This is an optimization exercise on Yosys and OpenROAD, whose aim is small area and a short achievable clock period, not a production implementation. Function was checked by simulation only, so behaviour that the tests miss may differ from the original. Not every run is shown, and edits may drop behaviour that the tests do not exercise. Power figures rest on the tool's default switching activity, not on a simulated workload.

$ cat flow/run.sh
#!/bin/bash
# synth_recipe.tcl (not shown) runs the flow's synth.tcl, then flattens the netlist and writes it again
# the make line also repeats each setting of config.mk as NAME=value (left out here)
make -C /OpenROAD-flow-scripts/flow DESIGN_CONFIG=/design/flow/config.mk WORK_HOME=/design/flow/orfs CLKGATE_MAP_FILE= SYNTH_SCRIPT=/design/flow/synth_recipe.tcl finish
$ cat flow/config.mk
export PLATFORM = sky130hd
export DESIGN_NAME = regalu
export DESIGN_NICKNAME = regalu
export VERILOG_FILES = /design/flow/design.v
export SDC_FILE = /design/flow/constraint.sdc
export NUM_CORES = 4
export LEC_CHECK = 0
export CAP_MARGIN = 20
export CORE_MARGIN = 2
export CORE_UTILIZATION = 40
export SETUP_SLACK_MARGIN = 1.5
export SLEW_MARGIN = 20
$ cat flow/constraint.sdc
create_clock -name core_clock -period 8.0 [get_ports {clk}]
set_input_delay 1.6000 -clock core_clock [delete_from_list [all_inputs] [get_ports {clk}]]
set_output_delay 1.6000 -clock core_clock [all_outputs]
set_load 0.01 [all_outputs]
$ cat flow/design.v
module regfile (
    input clk,
    input rst,
    input [3:0] read_reg1,
    input [3:0] read_reg2,
    input [3:0] write_reg,
    input [18:0] write_data,
    input reg_write,
    output [18:0] read_data1,
    output [18:0] read_data2
);
    reg [31:0] registers [15:0];
    integer i;
    assign read_data1 = registers[read_reg1];
    assign read_data2 = registers[read_reg2];
    always @(posedge clk or posedge rst) begin
        if (rst) begin
            for (i = 0; i < 16; i = i + 1) registers[i] <= 32'b0;
        end else if (reg_write) begin
            registers[write_reg] <= write_data;
        end
    end
endmodule
module alu (
    input [31:0] a,
    input [31:0] b,
    input [2:0] alu_ctrl,
    output reg [31:0] result,
    output reg zero
);
    always @(*) begin
        case (alu_ctrl)
            3'b000: result = a + b;
            3'b001: result = a - b;
            3'b010: result = a & b;
            3'b011: result = a | b;
            3'b100: result = a ^ b;
            default: result = 32'b0;
        endcase
        zero = (result == 32'b0);
    end
endmodule
module regalu (
    input clk,
    input rst,
    input [3:0] read_reg1,
    input [3:0] read_reg2,
    input [3:0] write_reg,
    input [2:0] alu_ctrl,
    input reg_write,
    input load,
    input [18:0] load_data,
    output [31:0] result,
    output zero
);
    wire [31:0] a, b;
    wire [18:0] wdata = load ? load_data : result[18:0];
    regfile rf (
        .clk(clk),
        .rst(rst),
        .read_reg1(read_reg1),
        .read_reg2(read_reg2),
        .write_reg(write_reg),
        .write_data(wdata),
        .reg_write(reg_write),
        .read_data1(a),
        .read_data2(b)
    );
    alu alu_inst (
        .a(a),
        .b(b),
        .alu_ctrl(alu_ctrl),
        .result(result),
        .zero(zero)
    );
endmodule
### Clock wires, drivers and flops, run 1

Bar = 50 microns.
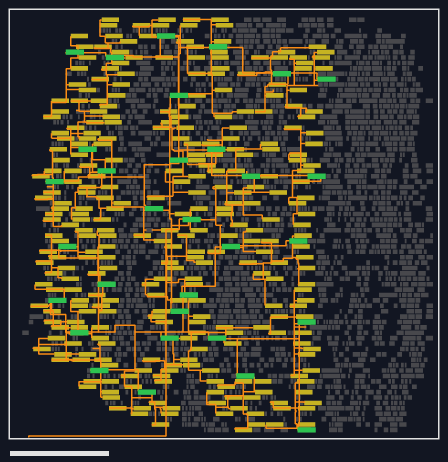
- clock-net drivers: green (count 31)
- flip-flops: yellow (count 304)
- clock wires: orange (length 3900 microns)
- routed clock nets: 32

### Cell area per tile, run 1

22 x 22 tiles, from white (low) to dark blue (high), 0 to 100% covered.
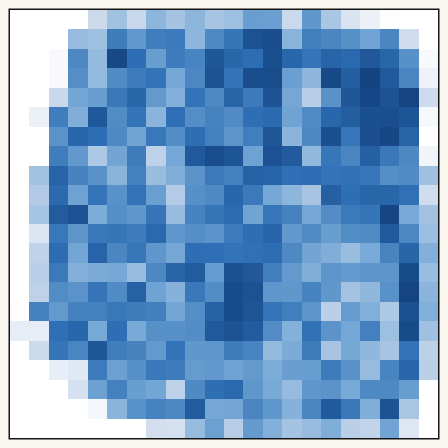
- nearly empty tiles: 11%
- tiles over 75% full: 19%
- fullest tile: 92%

==> reports/qor.csv, run 1 <==
stage,metric,value,unit
outcome,outcome,finished clean,
synth,async_flop_share,100,%
worst_hold_path,whs_path_depth,2,
worst_hold_path,min_to,rf.registers[8][17],
global_route,busiest_layer,met2,
layout,multiInputGateArea,0.0108,sq mm
pwr,peakVddDrop,0.000144,V
worst_setup_path,required,6400,ps
layout,clock_buffers,41,
clock_network,clk_pin_slew,60,ps
clock_network,clk_latency,590,ps
synth,synth_fp_nets,2186,
layout,nonClockInverterCount,57,
synth,synth_top_area_share,42.4,%
worst_setup_path,crit_family,buffers and inverters,
synth,netlist_instances,2088,
layout,regArea,0.00761,sq mm
global_route,grt.total_usage,35.0,%
synth,synth-edff-count,0,
layout,diodes,0,
clock_network,clkSinkCount,304,
worst_setup_path,crit_arrival,5890,ps
placed_design,io_buffers,70,
sta,setup_ws,512,ps
placed_design,dpl.hpwl,57.3,mm
layout,stdcell_area,0.0257,sq mm
sta,finalMaxSlewViolations,0,
floorplan,n_tap_cell,592,
pwr,p_leak,11.3,nW
clock_network,cts_made_buffers,31,
route,vias,19800,
placed_design,placed_area,0.0222,sq mm
layout,nFlopsAndLatches,304,
route,drtAntennaViolNets,0,
route,wl,83.2,mm
clock_network,ctsResizeCount,396,
layout,final-clk-cell-share,4.00,%
worst_setup_path,cpMaxStageDelayCell,or3_4,
sta,maxSlewHeadroom,26.4,%
synth,yosys_warnings,5,
global_route,antenna_found_initial,0,
worst_setup_path,reg2reg_depth,23,
layout,largest_reg_flops,304,
worst_setup_path,path_class,input port to output port,
route,dr_wl_met3,7.39,mm
layout,num-fill-cells,3828,
placed_design,dp_cells,2954,
clock_network,htreeDepth,1,
synth,ys_ff_latch,304,
layout,area_growth,43.1,%
route,top_layer,met4,
sta,hold_viol,0,
layout,nets,2616,
sta,grt_setup_unrepaired,true,
floorplan,coreArea,0.0442,sq mm
clock_network,cts_tree,done,
route,dr_wl_met2,37.6,mm
worst_setup_path,worstPathMaxFanout,6,
synth,yosys.area.top_type,dfrtp_1,
### Close-up of the layout, run 1

Region (34, 34) to (74, 74) microns. Cells in gray, sequential cells in the stronger gray; small squares are vias.
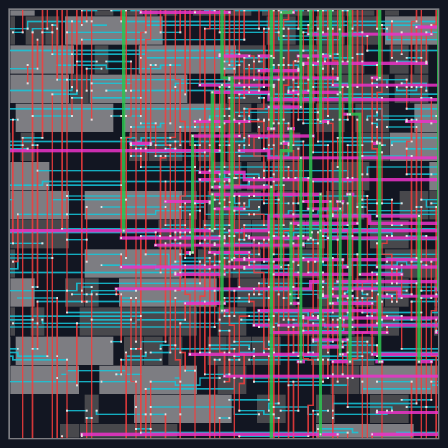
- M3: magenta
- M1: cyan
- M4: green
- M2: red
- cells with their middle in the window: 103
- sequential cells in the window: 18
- netlist names of flops here include: rf.registers (18)
- most frequent: a22oi_1 (26), dfrtp_1 (18), nand2_1 (14)

### Signal wires by layer, run 1

Bar = 50 microns.
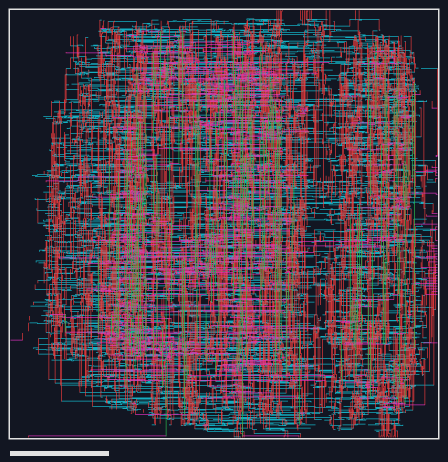
- M4: green (wire length 6190 microns)
- M3: magenta (wire length 7390 microns)
- M1: cyan (wire length 32.0 mm)
- M2: red (wire length 37.6 mm)

[run 1: power breakdown]
group | total, mW | internal, mW | switching, mW | leakage, nW
registers | 2.48 | 1.99 | 0.494 | 3.93
clock network | 1.48 | 0.834 | 0.650 | 0.498
logic | 3.49 | 1.69 | 1.80 | 6.83
[run 1: cell usage in the layout, fill, tap and decap left out, types with 9 or more instances in the layout]
cell type        instances
a21o_1                  10
dfrtp_1                304
a22oi_1                199
nand2b_4                 9
clkbuf_16               31
o21ai_0                298
clkdlybuf4s50_1         30
nor2_4                  17
a22o_1                  27
nor2_1                  44
ha_4                    17
nand3_1                 34
a22oi_2                 13
o21ai_1                 30
o211ai_1                14
o22a_2                  19
nor2b_1                 12
nor3_4                  14
a221oi_1                15
o22a_1                  12
mux2i_1                 18
a21oi_1                 71
a221oi_2                13
buf_4                  390
inv_1                   49
buf_12                  36
nand4_1                 54
nand2_1                352
ha_1                    36
buf_6                   99
[run 1: logic make-up (layout without fill, tap and decap cells)]
logic type      after synthesis  after routing  share of synthesized area [%]
simple gates                634            634                           16.1
xor+xnor                      7              7                          0.342
buf+inv                     232            685                           5.35
fa+ha+maj                    60             60                           4.27
flops                       304            304                           42.4
compound gates              827            827                           30.0
mux                          24             24                           1.52
--- run 2 (diff from run 1) ---
==> flow/design.v (replaced) <==
module regfile (
    input clk,
    input rst,
    input [3:0] read_reg1,
    input [3:0] read_reg2,
    input [3:0] write_reg,
    input [18:0] write_data,
    input reg_write,
    output [18:0] read_data1,
    output [18:0] read_data2
);
    reg [18:0] data [0:15];
    reg [15:0] valid;
    wire [15:0] we;
    wire [15:0] sel1, sel2;
    reg [18:0] rd1, rd2;
    integer j;
    genvar i;
    generate
        for (i = 0; i < 16; i = i + 1) begin : g
            assign we[i] = reg_write & (write_reg == i);
            assign sel1[i] = valid[i] & (read_reg1 == i);
            assign sel2[i] = valid[i] & (read_reg2 == i);
            always @(posedge clk)
                if (we[i]) data[i] <= write_data;
        end
    endgenerate
    always @(posedge clk or posedge rst)
        if (rst) valid <= 16'b0;
        else valid <= valid | we;
    always @(*) begin
        rd1 = 19'b0;
        rd2 = 19'b0;
        for (j = 0; j < 16; j = j + 1) begin
            rd1 = rd1 | ({19{sel1[j]}} & data[j]);
            rd2 = rd2 | ({19{sel2[j]}} & data[j]);
        end
    end
    assign read_data1 = rd1;
    assign read_data2 = rd2;
endmodule
module alu (
    input [18:0] a,
    input [18:0] b,
    input [2:0] alu_ctrl,
    output [31:0] result,
    output zero
);
    wire is_add = (alu_ctrl == 3'd0);
    wire is_sub = (alu_ctrl == 3'd1);
    wire is_and = (alu_ctrl == 3'd2);
    wire is_or  = (alu_ctrl == 3'd3);
    wire is_xor = (alu_ctrl == 3'd4);
    wire [18:0] ab_and = a & b;
    wire [18:0] ab_or  = a | b;
    wire [18:0] ab_xor = a ^ b;
    wire [19:0] sum  = {1'b0, a} + {1'b0, b};
    wire [19:0] diff = {1'b0, a} - {1'b0, b};
    wire [18:0] low = ({19{is_add}} & sum[18:0])
                    | ({19{is_sub}} & diff[18:0])
                    | ({19{is_and}} & ab_and)
                    | ({19{is_or}}  & ab_or)
                    | ({19{is_xor}} & ab_xor);
    wire bit19 = (is_add & sum[19]) | (is_sub & diff[19]);
    wire high  = is_sub & diff[19];
    assign result = {{12{high}}, bit19, low};
    assign zero = ((is_add | is_or) & ~|ab_or)
                | ((is_sub | is_xor) & ~|ab_xor)
                | (is_and & ~|ab_and)
                | (alu_ctrl[2] & (alu_ctrl[1] | alu_ctrl[0]));
endmodule
module regalu (
    input clk,
    input rst,
    input [3:0] read_reg1,
    input [3:0] read_reg2,
    input [3:0] write_reg,
    input [2:0] alu_ctrl,
    input reg_write,
    input load,
    input [18:0] load_data,
    output [31:0] result,
    output zero
);
    wire [18:0] a, b;
    wire [18:0] wdata = load ? load_data : result[18:0];
    regfile rf (
        .clk(clk),
        .rst(rst),
        .read_reg1(read_reg1),
        .read_reg2(read_reg2),
        .write_reg(write_reg),
        .write_data(wdata),
        .reg_write(reg_write),
        .read_data1(a),
        .read_data2(b)
    );
    alu alu_inst (
        .a(a),
        .b(b),
        .alu_ctrl(alu_ctrl),
        .result(result),
        .zero(zero)
    );
endmodule
### Sequential cells colored by netlist name, run 2

Other cells in gray.
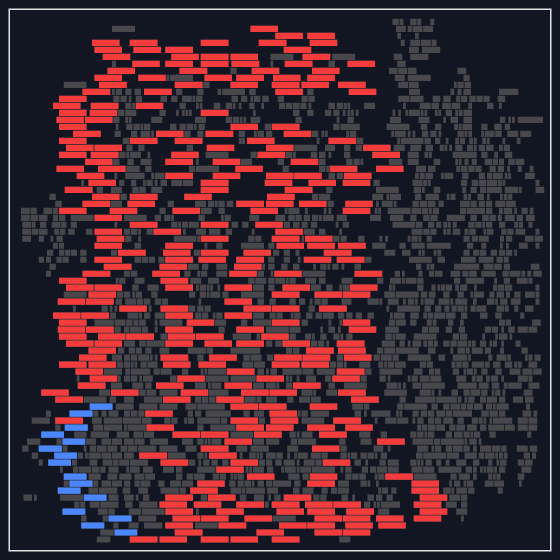
- rf.valid: blue (sequential cells 16; where lower left)
- rf.data: red (sequential cells 304)

### Signal wires by layer, run 2

Bar = 50 microns.
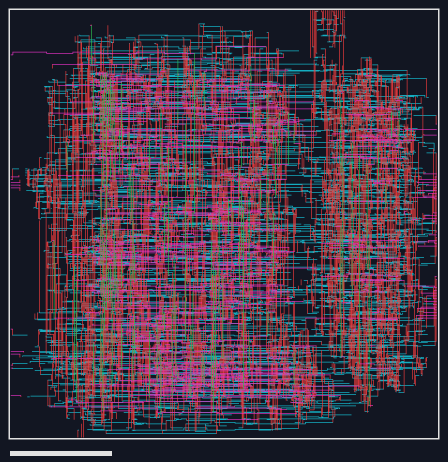
- M4: green (wire length 3300 microns)
- M2: red (wire length 31.7 mm)
- M1: cyan (wire length 27.7 mm)
- M3: magenta (wire length 8870 microns)

### Clock wires, drivers and flops, run 2

Bar = 50 microns.
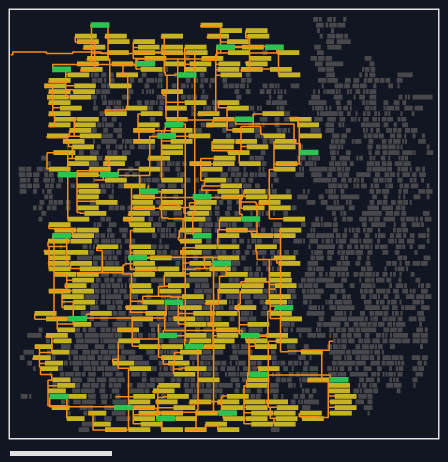
- clock wires: orange (length 3850 microns)
- clock-net drivers: green (count 31)
- flip-flops: yellow (count 320)
- routed clock nets: 32

==> run 2 against run 1 <==
Effect of this change: clock skew grew 18 ps; clock power shrank 8%; total power shrank 32%; largest cell class is now flip-flops and latches; final cell count shrank 23%; critical path depth shrank 8; first-iteration DRC count shrank 15%; combinational power shrank 51%; maximum frequency grew 6.9%; synthesized cell count shrank 28%; global-route usage shrank 3.7 points; die area shrank 5.2%.
==> reports/qor.csv, run 2 <==
stage,metric,value,unit,change
outcome,outcome,finished clean,,unchanged
floorplan,n_tap_cell,539,,was 592
worst_setup_path,cpMaxStageDelayCell,or4_4,,was or3_4
layout,regArea,0.00953,sq mm,was 0.00761 sq mm
layout,multiInputGateArea,0.00838,sq mm,was 0.0108 sq mm
synth,synthAdderAreaFrac,4.66,%,was 4.27%
global_route,grtUsageMet3,6.53,%,was 6.60%
clock_network,clkSinkCount,320,,was 304
synth,synth_top_area_share,53.8,%,was 42.4%
layout,stdcell_area,0.0236,sq mm,was 0.0257 sq mm
layout,final_common_cell,edfxtp_1,,was buf_4
layout,clock_buffers,37,,was 41
worst_setup_path,crit_arrival,5410,ps,was 5890 ps
clock_network,cts_made_buffers,31,,unchanged
pwr,pwr-share-clk,27.0,%,was 19.9%
pwr,power.switching,1.58,mW,was 2.94 mW
layout,nets,1938,,was 2616
synth,synth_cell_types,75,,was 83
route,vias,15600,,was 19.8k
pwr,p_per_area,214,mW/mm^2,was 291 mW/mm^2
synth,synth-edff-count,304,,was 0
placed_design,placed_area,0.0201,sq mm,was 0.0222 sq mm
layout,fin_util,56.3,%,was 58.0%
pwr,p_leak,9.16,nW,was 11.3 nW
clock_network,htreeDepth,1,,unchanged
layout,nonClockInverterCount,65,,was 57
layout,largest_reg_flops,304,,unchanged
route,dr_wl_met3,8.87,mm,was 7.39 mm
pwr,peakVddDrop,0.000155,V,was 0.000144 V
floorplan,io_pins,71,,unchanged
synth,ys_ff_latch,320,,was 304
worst_setup_path,path_class,input port to output port,,unchanged
floorplan,coreArea,0.0419,sq mm,was 0.0442 sq mm
sta,finalMaxSlewViolations,0,,unchanged
sta,maxSlewHeadroom,53.2,%,was 26.4%
synth,yosys_warnings,2,,was 5
route,drtAntennaViolNets,0,,unchanged
layout,diodes,1,,was 0
clock_network,ctsResizeCount,330,,was 396
route,wl,71.6,mm,was 83.2 mm
synth,synth_top_family_by_area,compound AO/OA/AOI/OAI gates,,unchanged
global_route,busiest_layer,met2,,unchanged
synth,synth_fp_nets,1594,,was 2186
layout,nonClkBufAreaFrac,16.4,%,was 20.5%
synth,synthMuxAreaShare,2.06,%,was 1.52%
synth,yosys.area.top_type,edfxtp_1,,was dfrtp_1
clock_network,cts_buffer_depth,3,,unchanged
synth,post_synth_and_or_nand_nor_area_fraction,12.4,%,was 16.1%
synth,async_flop_share,5.00,%,was 100%
pwr,internal-power,3.47,mW,was 4.51 mW
worst_setup_path,worstPathMaxFanout,5,,was 6
placed_design,dpl.hpwl,46.0,mm,was 57.3 mm
global_route,antenna_found_initial,0,,unchanged
sta,hold_viol,0,,unchanged
synth,synthXorXnorAreaFrac,0.258,%,was 0.342%
clock_network,cts_tree,done,,unchanged
layout,final-clk-cell-share,3.86,%,was 4.00%
sta,grt_setup_unrepaired,true,,unchanged
pwr,pwr-share-seq,39.2,%,was 33.3%
synth,synth-compound-area-share,20.3,%,was 30.0%
placed_design,io_buffers,70,,unchanged
route,dr_wl_met2,31.7,mm,was 37.6 mm
layout,num-fill-cells,3455,,was 3828
pwr,power_frac_comb,33.8,%,was 46.8%
synth,netlist_instances,1494,,was 2088
route,top_layer,met4,,unchanged
placed_design,dp_cells,2223,,was 2954
layout,nFlopsAndLatches,320,,was 304
global_route,grt.total_usage,31.3,%,was 35.0%
pwr,switching_share,31.3,%,was 39.5%
sta,setup_ws,993,ps,was 512 ps
worst_setup_path,required,6400,ps,about the same
sta,tns,0,ps,unchanged
-- run 2: cell types whose count changed after synthesis, moves of 37 or more --
cell	delta
edfxtp_1	+304
dfrtp_1	-288
o21ai_0	-273
nand2_1	-173
a22oi_1	+97
clkbuf_1	-75
nand4_1	-46
o22a_1	-37
-- run 2: path summary, 6_finish.rpt --
check                      slack [ps]  depth (start not counted)             end
setup / recovery                  990                         19      result[12]
hold / removal                    520                          1     rf.valid[2]
hold reg to reg                   520                          1     rf.valid[2]
setup reg to reg                 2100                         31  rf.data[0][11]
min in group asynchronous        1380                          2    rf.valid[11]
max in group asynchronous        6230                          2    rf.valid[14]
-- run 2: critical path: cells and delay by family --
family / cells / cell delay (ps)
multiplexers: 1 / 310
buffers and inverters: 4 / 450
adder cells (fa/ha/maj): 2 / 440
AND/OR/NAND/NOR: 6 / 1250
AO/OA/AOI/OAI: 6 / 1340
-- run 2: power groups by stage --
stage          Sequential, mW  Combinational, mW  Clock [mW]
2_1_floorplan            2.00              0.705           0
3_3_place_gp             2.01               1.29           0
3_5_place_dp             2.01               1.30           0
4_1_cts                  1.98               1.50        1.37
5_1_grt                  1.98               1.81        1.43
6_report                 1.98               1.71        1.36
==> run 3: a larger rewrite; changed files in full <==
removed: flow/run.sh
==> flow/design.v <==
module rf_hold (
    input we,
    input wen,
    input d,
    input q,
    output y
);
    assign y = (we & d) | (wen & q);
endmodule
module rf_wdec (
    input [3:0] idx,
    input en,
    output [15:0] we,
    output [15:0] wen
);
    genvar i;
    generate
        for (i = 0; i < 16; i = i + 1) begin : g
            assign we[i] = en & (idx == i);
            assign wen[i] = ~(en & (idx == i));
        end
    endgenerate
endmodule
module rf_rdec (
    input [3:0] idx,
    input [15:0] valid,
    output [15:0] sel
);
    genvar i;
    generate
        for (i = 0; i < 16; i = i + 1) begin : g
            assign sel[i] = valid[i] & (idx == i);
        end
    endgenerate
endmodule
module rf_ao222n (
    input a1, a2, b1, b2, c1, c2,
    output y
);
    assign y = ~((a1 & a2) | (b1 & b2) | (c1 & c2));
endmodule
module rf_nand2 (input a, input b, output y);
    assign y = ~(a & b);
endmodule
module rf_nand3 (input a, input b, input c, output y);
    assign y = ~(a & b & c);
endmodule
module rf_nor2 (input a, input b, output y);
    assign y = ~(a | b);
endmodule
module rf_rdbit (
    input [15:0] sel,
    input [15:0] d,
    output yn
);
    wire [5:0] t;
    wire n1, n2;
    rf_ao222n u0 (.a1(sel[0]),  .a2(d[0]),  .b1(sel[1]),  .b2(d[1]),  .c1(sel[2]),  .c2(d[2]),  .y(t[0]));
    rf_ao222n u1 (.a1(sel[3]),  .a2(d[3]),  .b1(sel[4]),  .b2(d[4]),  .c1(sel[5]),  .c2(d[5]),  .y(t[1]));
    rf_ao222n u2 (.a1(sel[6]),  .a2(d[6]),  .b1(sel[7]),  .b2(d[7]),  .c1(sel[8]),  .c2(d[8]),  .y(t[2]));
    rf_ao222n u3 (.a1(sel[9]),  .a2(d[9]),  .b1(sel[10]), .b2(d[10]), .c1(sel[11]), .c2(d[11]), .y(t[3]));
    rf_ao222n u4 (.a1(sel[12]), .a2(d[12]), .b1(sel[13]), .b2(d[13]), .c1(sel[14]), .c2(d[14]), .y(t[4]));
    rf_nand2  u5 (.a(sel[15]), .b(d[15]), .y(t[5]));
    rf_nand3  u6 (.a(t[0]), .b(t[1]), .c(t[2]), .y(n1));
    rf_nand3  u7 (.a(t[3]), .b(t[4]), .c(t[5]), .y(n2));
    rf_nor2   u8 (.a(n1), .b(n2), .y(yn));
endmodule
module alu_inv (input a, output y); assign y = ~a; endmodule
module alu_nand2 (input a, input b, output y); assign y = ~(a & b); endmodule
module alu_nor2 (input a, input b, output y); assign y = ~(a | b); endmodule
module alu_and2 (input a, input b, output y); assign y = a & b; endmodule
module alu_nor3 (input a, input b, input c, output y); assign y = ~(a | b | c); endmodule
module alu_xor2 (input a, input b, output y); assign y = a ^ b; endmodule
module alu_xnor2 (input a, input b, output y); assign y = ~(a ^ b); endmodule
module alu_aoi21 (input a1, input a2, input b1, output y); assign y = ~((a1 & a2) | b1); endmodule
module alu_oai21 (input a1, input a2, input b1, output y); assign y = ~((a1 | a2) & b1); endmodule
module alu_aoi22 (input a1, input a2, input b1, input b2, output y);
    assign y = ~((a1 & a2) | (b1 & b2));
endmodule
module alu_aoi222 (input a1, input a2, input b1, input b2, input c1, input c2, output y);
    assign y = ~((a1 & a2) | (b1 & b2) | (c1 & c2));
endmodule
module alu_zero (input [18:0] zn, output zero);
    assign zero = &zn;
endmodule
module alu_ctl (
    input [2:0] alu_ctrl,
    output sub, narith, m00, m01, m11, kzx, kzab, add
);
    wire is_add = (alu_ctrl == 3'd0);
    wire is_sub = (alu_ctrl == 3'd1);
    wire is_and = (alu_ctrl == 3'd2);
    wire is_or  = (alu_ctrl == 3'd3);
    wire is_xor = (alu_ctrl == 3'd4);
    assign sub = is_sub;
    assign add = is_add;
    assign narith = ~(is_add | is_sub);
    assign m00 = is_sub;
    assign m01 = is_add | is_xor | is_or;
    assign m11 = is_sub | is_and | is_or;
    assign kzx = is_add | is_sub | is_xor | is_or;
    assign kzab = is_add | is_and | is_or;
endmodule
module alu_top_bits (input add, input sub, input co, output bit19, output high);
    wire cout = ~co;
    assign bit19 = (add & cout) | (sub & ~cout);
    assign high = sub & ~cout;
endmodule
module alu (
    input [18:0] an,
    input [18:0] bn,
    input [2:0] alu_ctrl,
    output [31:0] result,
    output zero
);
    wire sub, narith, m00, m01, m11, kzx, kzab, add, bit19, high;
    wire [18:0] bxn, g, p, x, ab, nab, tn, zn, low;
    alu_ctl ctl (.alu_ctrl(alu_ctrl), .sub(sub), .narith(narith), .m00(m00),
        .m01(m01), .m11(m11), .kzx(kzx), .kzab(kzab), .add(add));
    genvar i;
    generate
        for (i = 0; i < 19; i = i + 1) begin : b
            alu_xor2   ubx (.a(bn[i]), .b(sub), .y(bxn[i]));             
            alu_nor3   ug  (.a(an[i]), .b(bxn[i]), .c(narith), .y(g[i]));  
            alu_nand2  up  (.a(an[i]), .b(bxn[i]), .y(p[i]));             
            alu_xor2   ux  (.a(an[i]), .b(bn[i]), .y(x[i]));              
            alu_nor2   uab (.a(an[i]), .b(bn[i]), .y(ab[i]));             
            alu_and2   unb (.a(an[i]), .b(bn[i]), .y(nab[i]));            
            alu_aoi222 ut  (.a1(nab[i]), .a2(m00), .b1(x[i]), .b2(m01), .c1(ab[i]), .c2(m11), .y(tn[i]));
            alu_aoi22  uz  (.a1(x[i]), .a2(kzx), .b1(ab[i]), .b2(kzab), .y(zn[i]));
        end
    endgenerate
    wire G1;
    wire G3;
    wire P5;
    wire G7;
    wire P9;
    wire G11;
    wire P13;
    wire G15;
    wire P17;
    wire G19;
    wire P21;
    wire G23;
    wire P25;
    wire G27;
    wire P29;
    wire G31;
    wire P33;
    wire G35;
    wire P37;
    wire n39;
    wire G41;
    wire G43;
    wire n45;
    wire G47;
    wire n49;
    wire P51;
    wire G53;
    wire P55;
    wire n57;
    wire G59;
    wire n61;
    wire P63;
    wire G65;
    wire P67;
    wire n69;
    wire G71;
    wire n73;
    wire P75;
    wire G77;
    wire P79;
    wire n81;
    wire G83;
    wire n85;
    wire P87;
    wire G89;
    wire P91;
    wire G93;
    wire n95;
    wire G97;
    wire G99;
    wire G101;
    wire G103;
    wire P105;
    wire n107;
    wire G109;
    wire n111;
    wire P113;
    wire G115;
    wire P117;
    wire G119;
    wire P121;
    wire n123;
    wire G125;
    wire G127;
    wire G129;
    wire G131;
    wire G133;
    wire G135;
    wire G137;
    wire G139;
    wire G141;
    wire n143;
    wire G145;
    wire G147;
    wire G149;
    alu_aoi21 u2 (.a1(p[0]), .a2(sub), .b1(g[0]), .y(G1));
    alu_aoi21 u4 (.a1(p[2]), .a2(g[1]), .b1(g[2]), .y(G3));
    alu_nand2 u6 (.a(p[2]), .b(p[1]), .y(P5));
    alu_aoi21 u8 (.a1(p[4]), .a2(g[3]), .b1(g[4]), .y(G7));
    alu_nand2 u10 (.a(p[4]), .b(p[3]), .y(P9));
    alu_aoi21 u12 (.a1(p[6]), .a2(g[5]), .b1(g[6]), .y(G11));
    alu_nand2 u14 (.a(p[6]), .b(p[5]), .y(P13));
    alu_aoi21 u16 (.a1(p[8]), .a2(g[7]), .b1(g[8]), .y(G15));
    alu_nand2 u18 (.a(p[8]), .b(p[7]), .y(P17));
    alu_aoi21 u20 (.a1(p[10]), .a2(g[9]), .b1(g[10]), .y(G19));
    alu_nand2 u22 (.a(p[10]), .b(p[9]), .y(P21));
    alu_aoi21 u24 (.a1(p[12]), .a2(g[11]), .b1(g[12]), .y(G23));
    alu_nand2 u26 (.a(p[12]), .b(p[11]), .y(P25));
    alu_aoi21 u28 (.a1(p[14]), .a2(g[13]), .b1(g[14]), .y(G27));
    alu_nand2 u30 (.a(p[14]), .b(p[13]), .y(P29));
    alu_aoi21 u32 (.a1(p[16]), .a2(g[15]), .b1(g[16]), .y(G31));
    alu_nand2 u34 (.a(p[16]), .b(p[15]), .y(P33));
    alu_aoi21 u36 (.a1(p[18]), .a2(g[17]), .b1(g[18]), .y(G35));
    alu_nand2 u38 (.a(p[18]), .b(p[17]), .y(P37));
    alu_inv u40 (.a(G1), .y(n39));
    alu_aoi21 u42 (.a1(p[1]), .a2(n39), .b1(g[1]), .y(G41));
    alu_oai21 u44 (.a1(P5), .a2(G1), .b1(G3), .y(G43));
    alu_inv u46 (.a(G7), .y(n45));
    alu_aoi21 u48 (.a1(p[5]), .a2(n45), .b1(g[5]), .y(G47));
    alu_inv u50 (.a(P9), .y(n49));
    alu_nand2 u52 (.a(p[5]), .b(n49), .y(P51));
    alu_oai21 u54 (.a1(P13), .a2(G7), .b1(G11), .y(G53));
    alu_nor2 u56 (.a(P13), .b(P9), .y(P55));
    alu_inv u58 (.a(G15), .y(n57));
    alu_aoi21 u60 (.a1(p[9]), .a2(n57), .b1(g[9]), .y(G59));
    alu_inv u62 (.a(P17), .y(n61));
    alu_nand2 u64 (.a(p[9]), .b(n61), .y(P63));
    alu_oai21 u66 (.a1(P21), .a2(G15), .b1(G19), .y(G65));
    alu_nor2 u68 (.a(P21), .b(P17), .y(P67));
    alu_inv u70 (.a(G23), .y(n69));
    alu_aoi21 u72 (.a1(p[13]), .a2(n69), .b1(g[13]), .y(G71));
    alu_inv u74 (.a(P25), .y(n73));
    alu_nand2 u76 (.a(p[13]), .b(n73), .y(P75));
    alu_oai21 u78 (.a1(P29), .a2(G23), .b1(G27), .y(G77));
    alu_nor2 u80 (.a(P29), .b(P25), .y(P79));
    alu_inv u82 (.a(G31), .y(n81));
    alu_aoi21 u84 (.a1(p[17]), .a2(n81), .b1(g[17]), .y(G83));
    alu_inv u86 (.a(P33), .y(n85));
    alu_nand2 u88 (.a(p[17]), .b(n85), .y(P87));
    alu_oai21 u90 (.a1(P37), .a2(G31), .b1(G35), .y(G89));
    alu_nor2 u92 (.a(P37), .b(P33), .y(P91));
    alu_aoi21 u94 (.a1(p[3]), .a2(G43), .b1(g[3]), .y(G93));
    alu_inv u96 (.a(G43), .y(n95));
    alu_oai21 u98 (.a1(P9), .a2(n95), .b1(G7), .y(G97));
    alu_oai21 u100 (.a1(P51), .a2(n95), .b1(G47), .y(G99));
    alu_aoi21 u102 (.a1(P55), .a2(G43), .b1(G53), .y(G101));
    alu_aoi21 u104 (.a1(p[11]), .a2(G65), .b1(g[11]), .y(G103));
    alu_nand2 u106 (.a(p[11]), .b(P67), .y(P105));
    alu_inv u108 (.a(G65), .y(n107));
    alu_oai21 u110 (.a1(P25), .a2(n107), .b1(G23), .y(G109));
    alu_inv u112 (.a(P67), .y(n111));
    alu_nor2 u114 (.a(P25), .b(n111), .y(P113));
    alu_oai21 u116 (.a1(P75), .a2(n107), .b1(G71), .y(G115));
    alu_nor2 u118 (.a(P75), .b(n111), .y(P117));
    alu_aoi21 u120 (.a1(P79), .a2(G65), .b1(G77), .y(G119));
    alu_nand2 u122 (.a(P79), .b(P67), .y(P121));
    alu_inv u124 (.a(G101), .y(n123));
    alu_aoi21 u126 (.a1(p[7]), .a2(n123), .b1(g[7]), .y(G125));
    alu_oai21 u128 (.a1(P17), .a2(G101), .b1(G15), .y(G127));
    alu_oai21 u130 (.a1(P63), .a2(G101), .b1(G59), .y(G129));
    alu_aoi21 u132 (.a1(P67), .a2(n123), .b1(G65), .y(G131));
    alu_oai21 u134 (.a1(P105), .a2(G101), .b1(G103), .y(G133));
    alu_aoi21 u136 (.a1(P113), .a2(n123), .b1(G109), .y(G135));
    alu_aoi21 u138 (.a1(P117), .a2(n123), .b1(G115), .y(G137));
    alu_oai21 u140 (.a1(P121), .a2(G101), .b1(G119), .y(G139));
    alu_aoi21 u142 (.a1(p[15]), .a2(G139), .b1(g[15]), .y(G141));
    alu_inv u144 (.a(G139), .y(n143));
    alu_oai21 u146 (.a1(P33), .a2(n143), .b1(G31), .y(G145));
    alu_oai21 u148 (.a1(P87), .a2(n143), .b1(G83), .y(G147));
    alu_aoi21 u150 (.a1(P91), .a2(G139), .b1(G89), .y(G149));
    alu_xnor2 ur0 (.a(tn[0]), .b(sub), .y(low[0]));
    alu_xor2 ur1 (.a(tn[1]), .b(G1), .y(low[1]));
    alu_xor2 ur2 (.a(tn[2]), .b(G41), .y(low[2]));
    alu_xnor2 ur3 (.a(tn[3]), .b(G43), .y(low[3]));
    alu_xor2 ur4 (.a(tn[4]), .b(G93), .y(low[4]));
    alu_xnor2 ur5 (.a(tn[5]), .b(G97), .y(low[5]));
    alu_xnor2 ur6 (.a(tn[6]), .b(G99), .y(low[6]));
    alu_xor2 ur7 (.a(tn[7]), .b(G101), .y(low[7]));
    alu_xor2 ur8 (.a(tn[8]), .b(G125), .y(low[8]));
    alu_xnor2 ur9 (.a(tn[9]), .b(G127), .y(low[9]));
    alu_xnor2 ur10 (.a(tn[10]), .b(G129), .y(low[10]));
    alu_xor2 ur11 (.a(tn[11]), .b(G131), .y(low[11]));
    alu_xnor2 ur12 (.a(tn[12]), .b(G133), .y(low[12]));
    alu_xor2 ur13 (.a(tn[13]), .b(G135), .y(low[13]));
    alu_xor2 ur14 (.a(tn[14]), .b(G137), .y(low[14]));
    alu_xnor2 ur15 (.a(tn[15]), .b(G139), .y(low[15]));
    alu_xor2 ur16 (.a(tn[16]), .b(G141), .y(low[16]));
    alu_xnor2 ur17 (.a(tn[17]), .b(G145), .y(low[17]));
    alu_xnor2 ur18 (.a(tn[18]), .b(G147), .y(low[18]));
    alu_top_bits tb (.add(add), .sub(sub), .co(G149), .bit19(bit19), .high(high));
    alu_zero zr (.zn(zn), .zero(zero));
    assign result = {{12{high}}, bit19, low};
endmodule
module regalu (
    input clk,
    input rst,
    input [3:0] read_reg1,
    input [3:0] read_reg2,
    input [3:0] write_reg,
    input [2:0] alu_ctrl,
    input reg_write,
    input load,
    input [18:0] load_data,
    output [31:0] result,
    output zero
);
    reg [18:0] data [0:15];
    reg [15:0] valid;
    wire [15:0] we, wen, sel1, sel2;
    wire [18:0] an, bn;
    wire [18:0] wdata = load ? load_data : result[18:0];
    rf_wdec dw (.idx(write_reg), .en(reg_write), .we(we), .wen(wen));
    rf_rdec d1 (.idx(read_reg1), .valid(valid), .sel(sel1));
    rf_rdec d2 (.idx(read_reg2), .valid(valid), .sel(sel2));
    always @(posedge clk or posedge rst)
        if (rst) valid <= 16'b0;
        else valid <= valid | we;
    genvar i, j;
    generate
        for (i = 0; i < 16; i = i + 1) begin : w
            wire [18:0] nxt;
            for (j = 0; j < 19; j = j + 1) begin : h
                rf_hold hb (.we(we[i]), .wen(wen[i]), .d(wdata[j]), .q(data[i][j]), .y(nxt[j]));
            end
            always @(posedge clk)
                data[i] <= nxt;
        end
        for (j = 0; j < 19; j = j + 1) begin : r
            wire [15:0] col;
            for (i = 0; i < 16; i = i + 1) begin : c
                assign col[i] = data[i][j];
            end
            rf_rdbit m1 (.sel(sel1), .d(col), .yn(an[j]));
            rf_rdbit m2 (.sel(sel2), .d(col), .yn(bn[j]));
        end
    endgenerate
    alu alu_inst (
        .an(an),
        .bn(bn),
        .alu_ctrl(alu_ctrl),
        .result(result),
        .zero(zero)
    );
endmodule
==> flow/flow/run.sh <==
#!/bin/bash
# Standard ORFS layout, with the port buffers made from the smallest buffer
# cell (the repair steps still resize any of them on a critical path).
set -e
export BUFFER_PORTS_ARGS="-buffer_cell sky130_fd_sc_hd__buf_1"
bash standard.sh > standard.log 2>&1
==> flow/standard.sh <==
#!/bin/bash
# synth_recipe.tcl (not shown) runs the flow's synth.tcl, then flattens the netlist and writes it again
# the make line also repeats each setting of config.mk as NAME=value (left out here)
make -C /OpenROAD-flow-scripts/flow DESIGN_CONFIG=/design/flow/config.mk WORK_HOME=/design/flow/orfs CLKGATE_MAP_FILE= SYNTH_SCRIPT=/design/flow/synth_recipe.tcl "${@:-finish}"
==> flow/config.mk <==
export PLATFORM = sky130hd
export DESIGN_NAME = regalu
export DESIGN_NICKNAME = regalu
export VERILOG_FILES = /design/flow/design.v
export SDC_FILE = /design/flow/constraint.sdc
export NUM_CORES = 4
export LEC_CHECK = 0
export CAP_MARGIN = 20
export CORE_MARGIN = 2
export CORE_UTILIZATION = 45
export CTS_CLUSTER_DIAMETER = 80
export CTS_CLUSTER_SIZE = 24
export SETUP_SLACK_MARGIN = 2.0
export SLEW_MARGIN = 20
export SYNTH_HIERARCHICAL = 1
### Clock wires, drivers and flops, run 3

Bar = 50 microns.
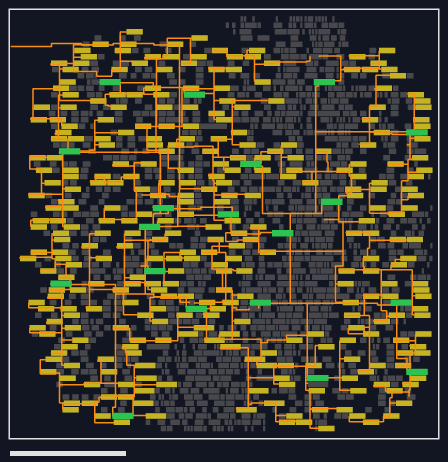
- clock-net drivers: green (count 19)
- flip-flops: yellow (count 320)
- clock wires: orange (length 3770 microns)
- flops lie: widely spread
- routed clock nets: 20

### Cell area per tile, run 3

18 x 18 tiles, from white (low) to dark blue (high), 0 to 100% covered.
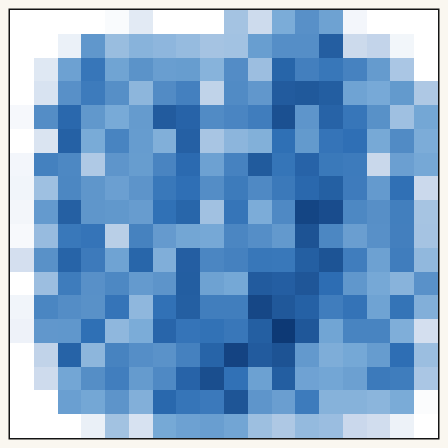
- tiles over 75% full: 15%
- mean over tiles: 52%
- emptiest ninth of the die: upper left
- fullest tile: 97%
- nearly empty tiles: 8.3%

### Signal wires by layer, run 3

Bar = 50 microns.
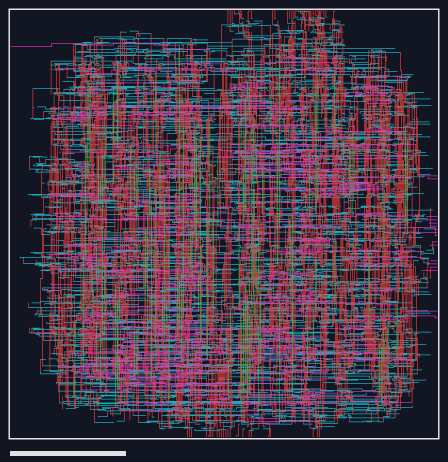
- M3: magenta (wire length 7490 microns)
- M1: cyan (wire length 24.4 mm)
- M2: red (wire length 28.3 mm)
- M4: green (wire length 3630 microns)

==> run 3 against run 2 <==
Effect of this change: final cell count fell by 15%; clock power fell by 19%; sequential share of layout area fell by 5.2 points; total power fell by 3.0%; critical endpoint is now result[18]; sequential cell count did not move; maximum frequency rose by 9.3%; critical path depth fell by 2; still clean on timing, DRC and antenna.
==> reports/qor.csv, run 3 <==
stage,metric,value,unit,change
synth,netlist_instances,1379,,was 1494
outcome,outcome,finished clean,,unchanged
clock_network,cts_made_buffers,19,,was 31
layout,nonClockInverterCount,17,,was 65
sta,hold_viol,0,,unchanged
layout,num-fill-cells,2789,,was 3455
layout,largest_reg_flops,304,,unchanged
worst_setup_path,crit_family,simple AND/OR/NAND/NOR gates,,was compound AO/OA/AOI/OAI gates
pwr,p_seq,2.34,mW,was 1.98 mW
clock_network,cts_tree,done,,unchanged
sta,grt_setup_unrepaired,true,,unchanged
floorplan,coreArea,0.0324,sq mm,was 0.0419 sq mm
pwr,power.switching,1.74,mW,was 1.58 mW
layout,nFlopsAndLatches,320,,unchanged
placed_design,dp_cells,1910,,was 2223
pwr,switching_share,35.5,%,was 31.3%
pwr,pwr-share-clk,22.4,%,was 27.0%
layout,regArea,0.00649,sq mm,was 0.00953 sq mm
synth,synthXorXnorAreaFrac,3.39,%,was 0.258%
route,top_layer,met4,,unchanged
synth,synth-edff-count,0,,was 304
worst_setup_path,r2r_setup_slack,3960,ps,was 2100 ps
worst_hold_path,whs_path_depth,1,,unchanged
layout,area_growth,25.5,%,was 39.1%
worst_setup_path,reg2reg_depth,17,,was 31
pwr,internal-power,3.16,mW,was 3.47 mW
clock_network,clkSinkCount,320,,unchanged
worst_setup_path,crit_arrival,4810,ps,was 5410 ps
synth,synth_top_family_by_area,compound AO/OA/AOI/OAI gates,,unchanged
synth,yosys_warnings,9,,was 2
worst_setup_path,worstPathMaxFanout,5,,unchanged
pwr,p_per_area,266,mW/mm^2,was 214 mW/mm^2
layout,nets,1633,,was 1938
layout,multiInputGateArea,0.00910,sq mm,was 0.00838 sq mm
synth,synth_top_area_share,41.4,%,was 53.8%
sta,maxSlewHeadroom,17.4,%,was 53.2%
layout,stdcell_area,0.0185,sq mm,was 0.0236 sq mm
floorplan,io_pins,71,,unchanged
pwr,power_frac_comb,29.8,%,was 33.8%
synth,synth_fp_nets,1417,,was 1594
synth,post_synth_and_or_nand_nor_area_fraction,13.2,%,was 12.4%
floorplan,n_tap_cell,442,,was 539
worst_hold_path,min_to,data[10][10],,was rf.valid[2]
worst_setup_path,crit_buf_inv,4,,unchanged
global_route,antenna_found_initial,0,,unchanged
layout,diodes,0,,was 1
synth,synth-compound-area-share,36.0,%,was 20.3%
run 3: cell count changes in the layout (fill, tap and decap cells not counted), moves of 55 or more:
cell	change
edfxtp_1	-304
a222oi_1	+209
nand2_1	-98
a22oi_1	-233
a22oi_2	-57
dfxtp_1	+304
buf_4	-169
nand3_1	+55
a22o_1	+304
run 3: timing repair:
action / in CTS / in global routing
setup buffers: 50 / 43
gates cloned: 10 / 3
resized for setup: 202 / 103
hold buffers: 0 / 0
hold endpoints to repair: 0 / 0
endpoints found under the setup margin: 33 / 31
pin swaps: 124 / 64
run 3: worst max path at each step:
stage	slack [ps]	cells after the start	to
6_report	1590	17	result[18]
5_1_grt	1540	17	result[18]
4_1_cts	1850	15	result[19]
3_5_place_dp	910	16	result[18]
3_3_place_gp	1020	16	result[18]
2_1_floorplan	2020	14	result[19]
run 3: Yosys stat by module (local to each module, per instance), a selection:
module,cell area (sq um),flops+latches
alu_xor2,8.76,0
rf_nand3,5.00,0
alu_nor3,10.0,0
regalu,6870,320
alu_and2,6.26,0
alu_ctl,70.1,0
rf_hold,8.76,0
alu_nand2,3.75,0
--- run 4 (diff from run 3) ---
==> flow/run.sh (new file) <==
#!/bin/bash
# synth_recipe.tcl (not shown) runs the flow's synth.tcl, then flattens the netlist and writes it again
# the make line also repeats each setting of config.mk as NAME=value (left out here)
make -C /OpenROAD-flow-scripts/flow DESIGN_CONFIG=/design/flow/config.mk WORK_HOME=/design/flow/orfs CLKGATE_MAP_FILE= SYNTH_SCRIPT=/design/flow/synth_recipe.tcl finish
removed: flow/flow/run.sh
removed: flow/standard.sh
### Cell area per tile, run 4

18 x 18 tiles, from white (low) to dark blue (high), 0 to 100% covered.
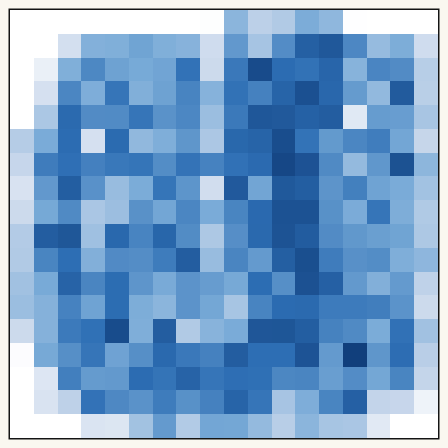
Starting Density: 45.4%
Core Region: 0.0324 sq mm
fin util: 57.7%

### Sequential cells colored by netlist name, run 4

Other cells in gray.
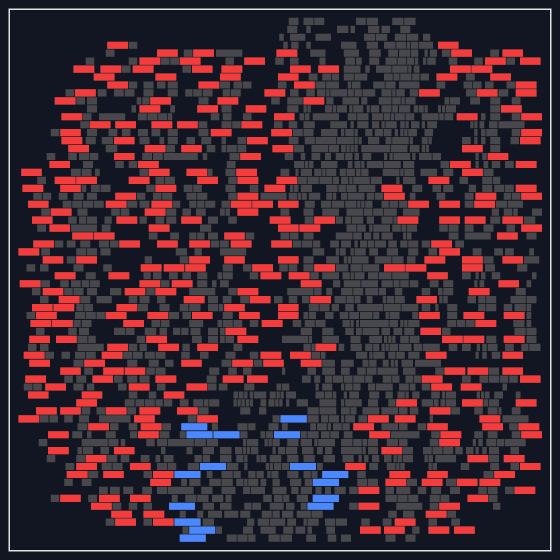
fraction of area in registers: 34.7%
sequential power: 2.34 mW

### Placed standard cells, run 4

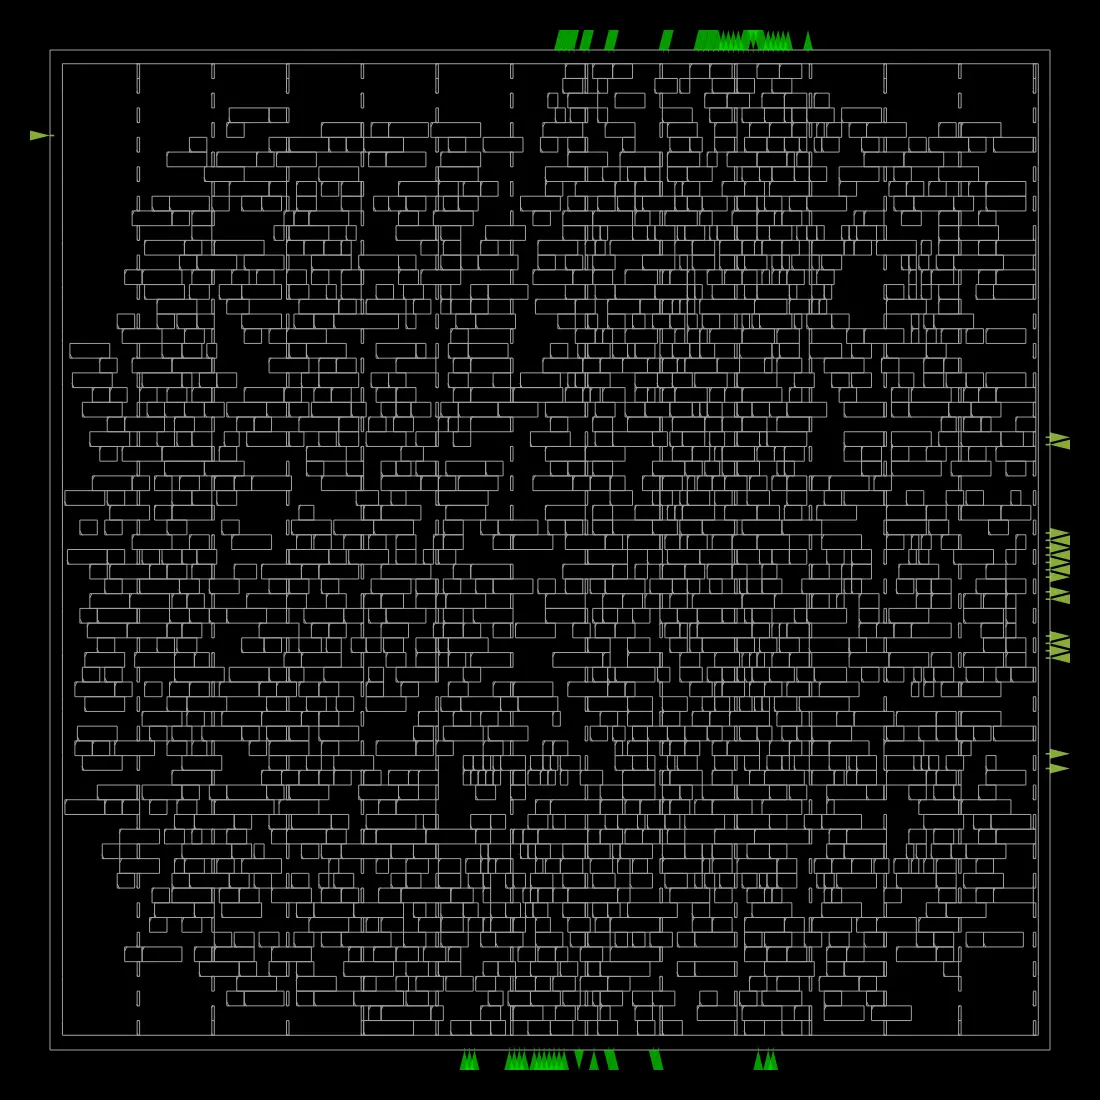
# rows: 66
post-route insts no fill: 2052
n_taps: 442
seq_cells: 320
Fillers: 2805

==> run 4 against run 3 <==
Effect of this change: global-route usage up 0.11 points; still clean on timing, DRC and antenna; final cell count rose by 0.29%; combinational power barely moved; utilization rose by 0.65 points; routed wire length fell by 1.2%; clock-buffer cell count is 1 lower; largest power group unchanged; critical path type unchanged; sequential share of layout area down 0.40 points; first-iteration DRC count shrank 4.8%.
==> reports/qor.csv, run 4 <==
stage,metric,value,unit,change
layout,diodes,0,,unchanged
synth,netlist_instances,1379,,unchanged
worst_setup_path,crit_arrival,4730,ps,was 4810 ps
route,drc_errors,0,,unchanged
pwr,peakVddDrop,0.000160,V,was 0.000166 V
layout,nets,1641,,was 1633
pwr,p_comb,1.49,mW,was 1.46 mW
clock_network,clk_pin_slew,90,ps,was 100 ps
synth,synthAdderAreaFrac,0,%,unchanged
pwr,p_leak,7.56,nW,was 7.44 nW
route,wl,63.1,mm,was 63.8 mm
sta,grt_setup_unrepaired,true,,unchanged
clock_network,htreeDepth,1,,unchanged
synth,async_flop_share,5.00,%,unchanged
clock_network,clkSinkCount,320,,unchanged
layout,regArea,0.00649,sq mm,unchanged
clock_network,clk_latency,560,ps,was 540 ps
placed_design,io_buffers,70,,unchanged
global_route,antenna_found_initial,0,,unchanged
sta,finalMaxSlewViolations,0,,unchanged
pwr,power.switching,1.72,mW,was 1.74 mW
clock_network,cts_tree,done,,unchanged
pwr,pwr-share-clk,22.0,%,was 22.4%
synth,synth_cell_types,41,,unchanged
worst_setup_path,cpMaxStageDelayCell,a222oi_1,,unchanged
global_route,grt.total_usage,35.5,%,was 35.4%
worst_setup_path,crit_buf_inv,2,,was 4
worst_setup_path,worstPathMaxFanout,16,,was 5
layout,largest_reg_flops,304,,unchanged
synth,synth_top_area_share,41.4,%,unchanged
worst_setup_path,required,6400,ps,about the same
layout,top_register,data,,unchanged
route,vias,15000,,was 15.1k
synth,yosys_warnings,9,,unchanged
layout,clock_buffers,23,,was 24
pwr,switching_share,35.1,%,was 35.5%
layout,area_growth,27.0,%,was 25.5%
pwr,pwr.group.clock,1.08,mW,was 1.10 mW
outcome,outcome,finished clean,,unchanged
pwr,pwr-share-seq,47.6,%,was 47.8%
worst_setup_path,crit_family,compound AO/OA/AOI/OAI gates,,was simple AND/OR/NAND/NOR gates
layout,nMultiInputCombCells,1030,,was 1033
route,drtAntennaViolNets,0,,unchanged
pwr,internal-power,3.18,mW,was 3.16 mW
worst_setup_path,reg2reg_depth,15,,was 17
worst_setup_path,path_class,input port to output port,,unchanged
clock_network,cts_made_buffers,18,,was 19
sta,hold_viol,0,,unchanged
synth,yosys.area.top_type,dfxtp_1,,unchanged
synth,synth_top_family_by_area,compound AO/OA/AOI/OAI gates,,unchanged
sta,tns,0,ps,unchanged
layout,final-clk-cell-share,3.15,%,was 3.33%
synth,post_synth_and_or_nand_nor_area_fraction,13.2,%,unchanged
floorplan,io_pins,71,,unchanged
sta,maxSlewHeadroom,20.2,%,was 17.4%
pwr,power_frac_comb,30.4,%,was 29.8%
worst_setup_path,cp.depth,15,,was 17
synth,synth-edff-count,0,,unchanged
synth,synthXorXnorAreaFrac,3.39,%,unchanged
synth,ys_ff_latch,320,,unchanged
clock_network,holdBufCountCts,0,,unchanged
floorplan,die_area,0.0341,sq mm,unchanged
layout,nonClkBufAreaFrac,10.3,%,was 8.88%
synth,synth-compound-area-share,36.0,%,unchanged
synth,synthMuxAreaShare,1.88,%,unchanged
placed_design,dpl.hpwl,37.3,mm,was 36.0 mm
pwr,power_leader,registers,,unchanged
## run 4: cell counts after synthesis
No cell type changed its count.
## run 4: metrics by stage
stage          area [sq um]  utilization [%]  setup WS, ps  hold slack [ps]
2_1_floorplan         14700                -          2020              442
3_5_place_dp          16300             50.4           298              460
4_1_cts               18300             56.5          1790              502
6_report              18700             57.7          1670              501
5_1_grt               18700             57.7          1560              518
3_3_place_gp          16300             50.4           374              463
## run 4: worst paths after layout
check	startpoint	end	slack [ps]
worst min-delay path	data[4][2]	data[4][2]	500
max in group asynchronous	rst	valid[13]	6160
worst min register to register	data[4][2]	data[4][2]	500
min in group asynchronous	rst	valid[1]	1420
worst max-delay path	read_reg2[2]	result[19]	1670
worst max register to register	valid[3]	data[10][18]	4060
## run 4: what timing repair did
action,in CTS,in global routing
gates resized for setup,368,72
endpoints found under the setup margin,33,32
hold endpoints to repair,0,0
pin swaps,151,58
gates cloned,7,0
buffers inserted,73,12
## run 4: per-layer routing
metal | track usage, % | part of all wire, % | up-vias
met5 | 0 | 0 | -
met4 | 17.9 | 6.1 | 0
met3 | 7.45 | 13 | 270
met2 | 55.6 | 43 | 1133
met1 | 46.6 | 38 | 7261
li1 | - | - | 6289

==> layout pictures side by side <==
Placed standard cells.
panel A
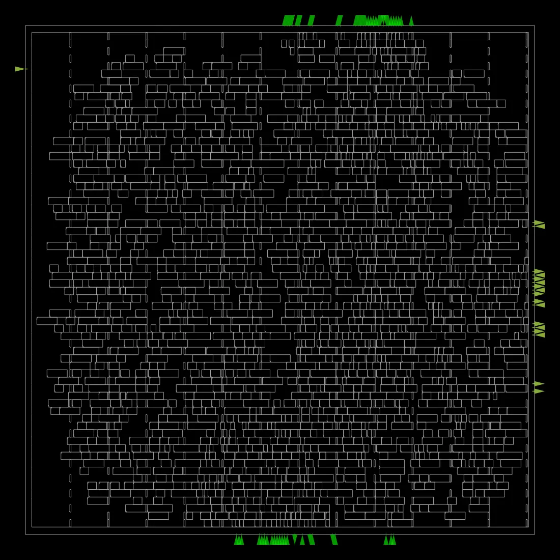
panel B
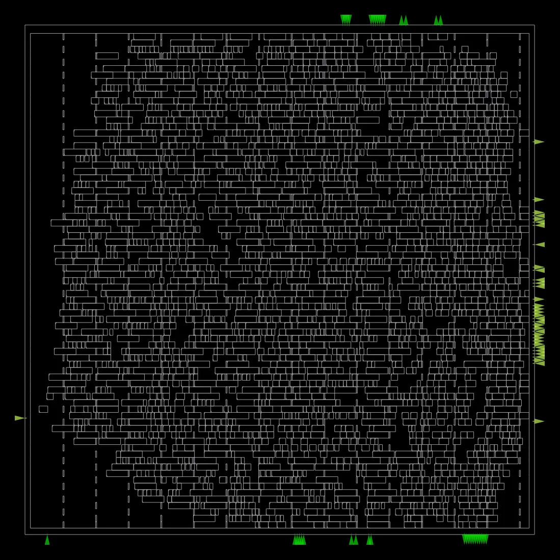
panel C
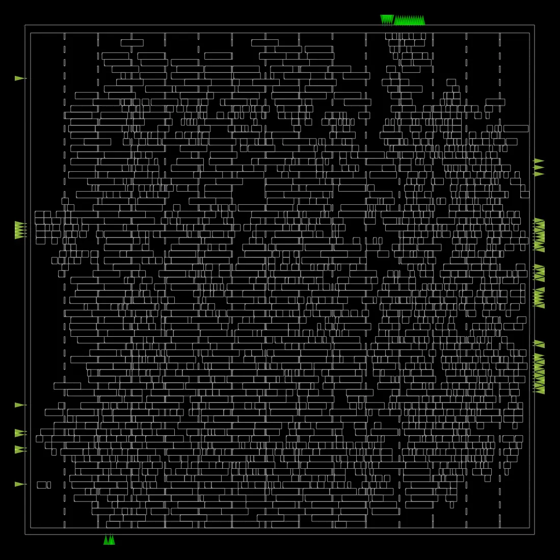
| from | picture |
|---|---|
| run 1 | panel B |
| run 3 | panel A |
| run 2 | panel C |
Of these, fewest cells: panel A
Of these, most cells: panel B

==> separate check: timing with driven ports <==
How much do the figures lean on ideal ports? The routed layouts below were timed once more, with nothing changed but the port constraints.
Step 1 (the two cells are an assumption about what drives the block):
set clk [get_ports {clk}]
set_driving_cell -lib_cell sky130_fd_sc_hd__clkbuf_16 $clk
set_driving_cell -lib_cell sky130_fd_sc_hd__buf_2 [delete_from_list [all_inputs] $clk]
Step 2 adds t to the input delays and takes it off the output delays; t is the mean of the earliest and latest rising clock arrival at the registers after step 1. Input paths then give back, and output paths get back, about the clock's delay inside the block.
a / b / c = ideal / step 1 / step 2; a / b = the first two.
run	shift t [ns]	setup WS [ns]	latest minus earliest clock arrival (ns)	worst data-port slew with drivers (ns)	pins driven straight from the clock port
run 1	0.631	0.512 / 0.454 / 0.454	0.016 / 0.015	0.09	1
run 2	0.635	0.993 / 0.945 / 0.633	0.033 / 0.033	0.06	1
run 3	0.582	1.592 / 1.554 / 1.554	0.018 / 0.018	0.05	1
run 4	0.597	1.669 / 1.632 / 1.632	0.025 / 0.025	0.05	1
After both steps every run listed still meets setup and hold. The setup slack of run 2, which loses most, moves by -0.048 ns with the drivers and by -0.360 ns with both steps.
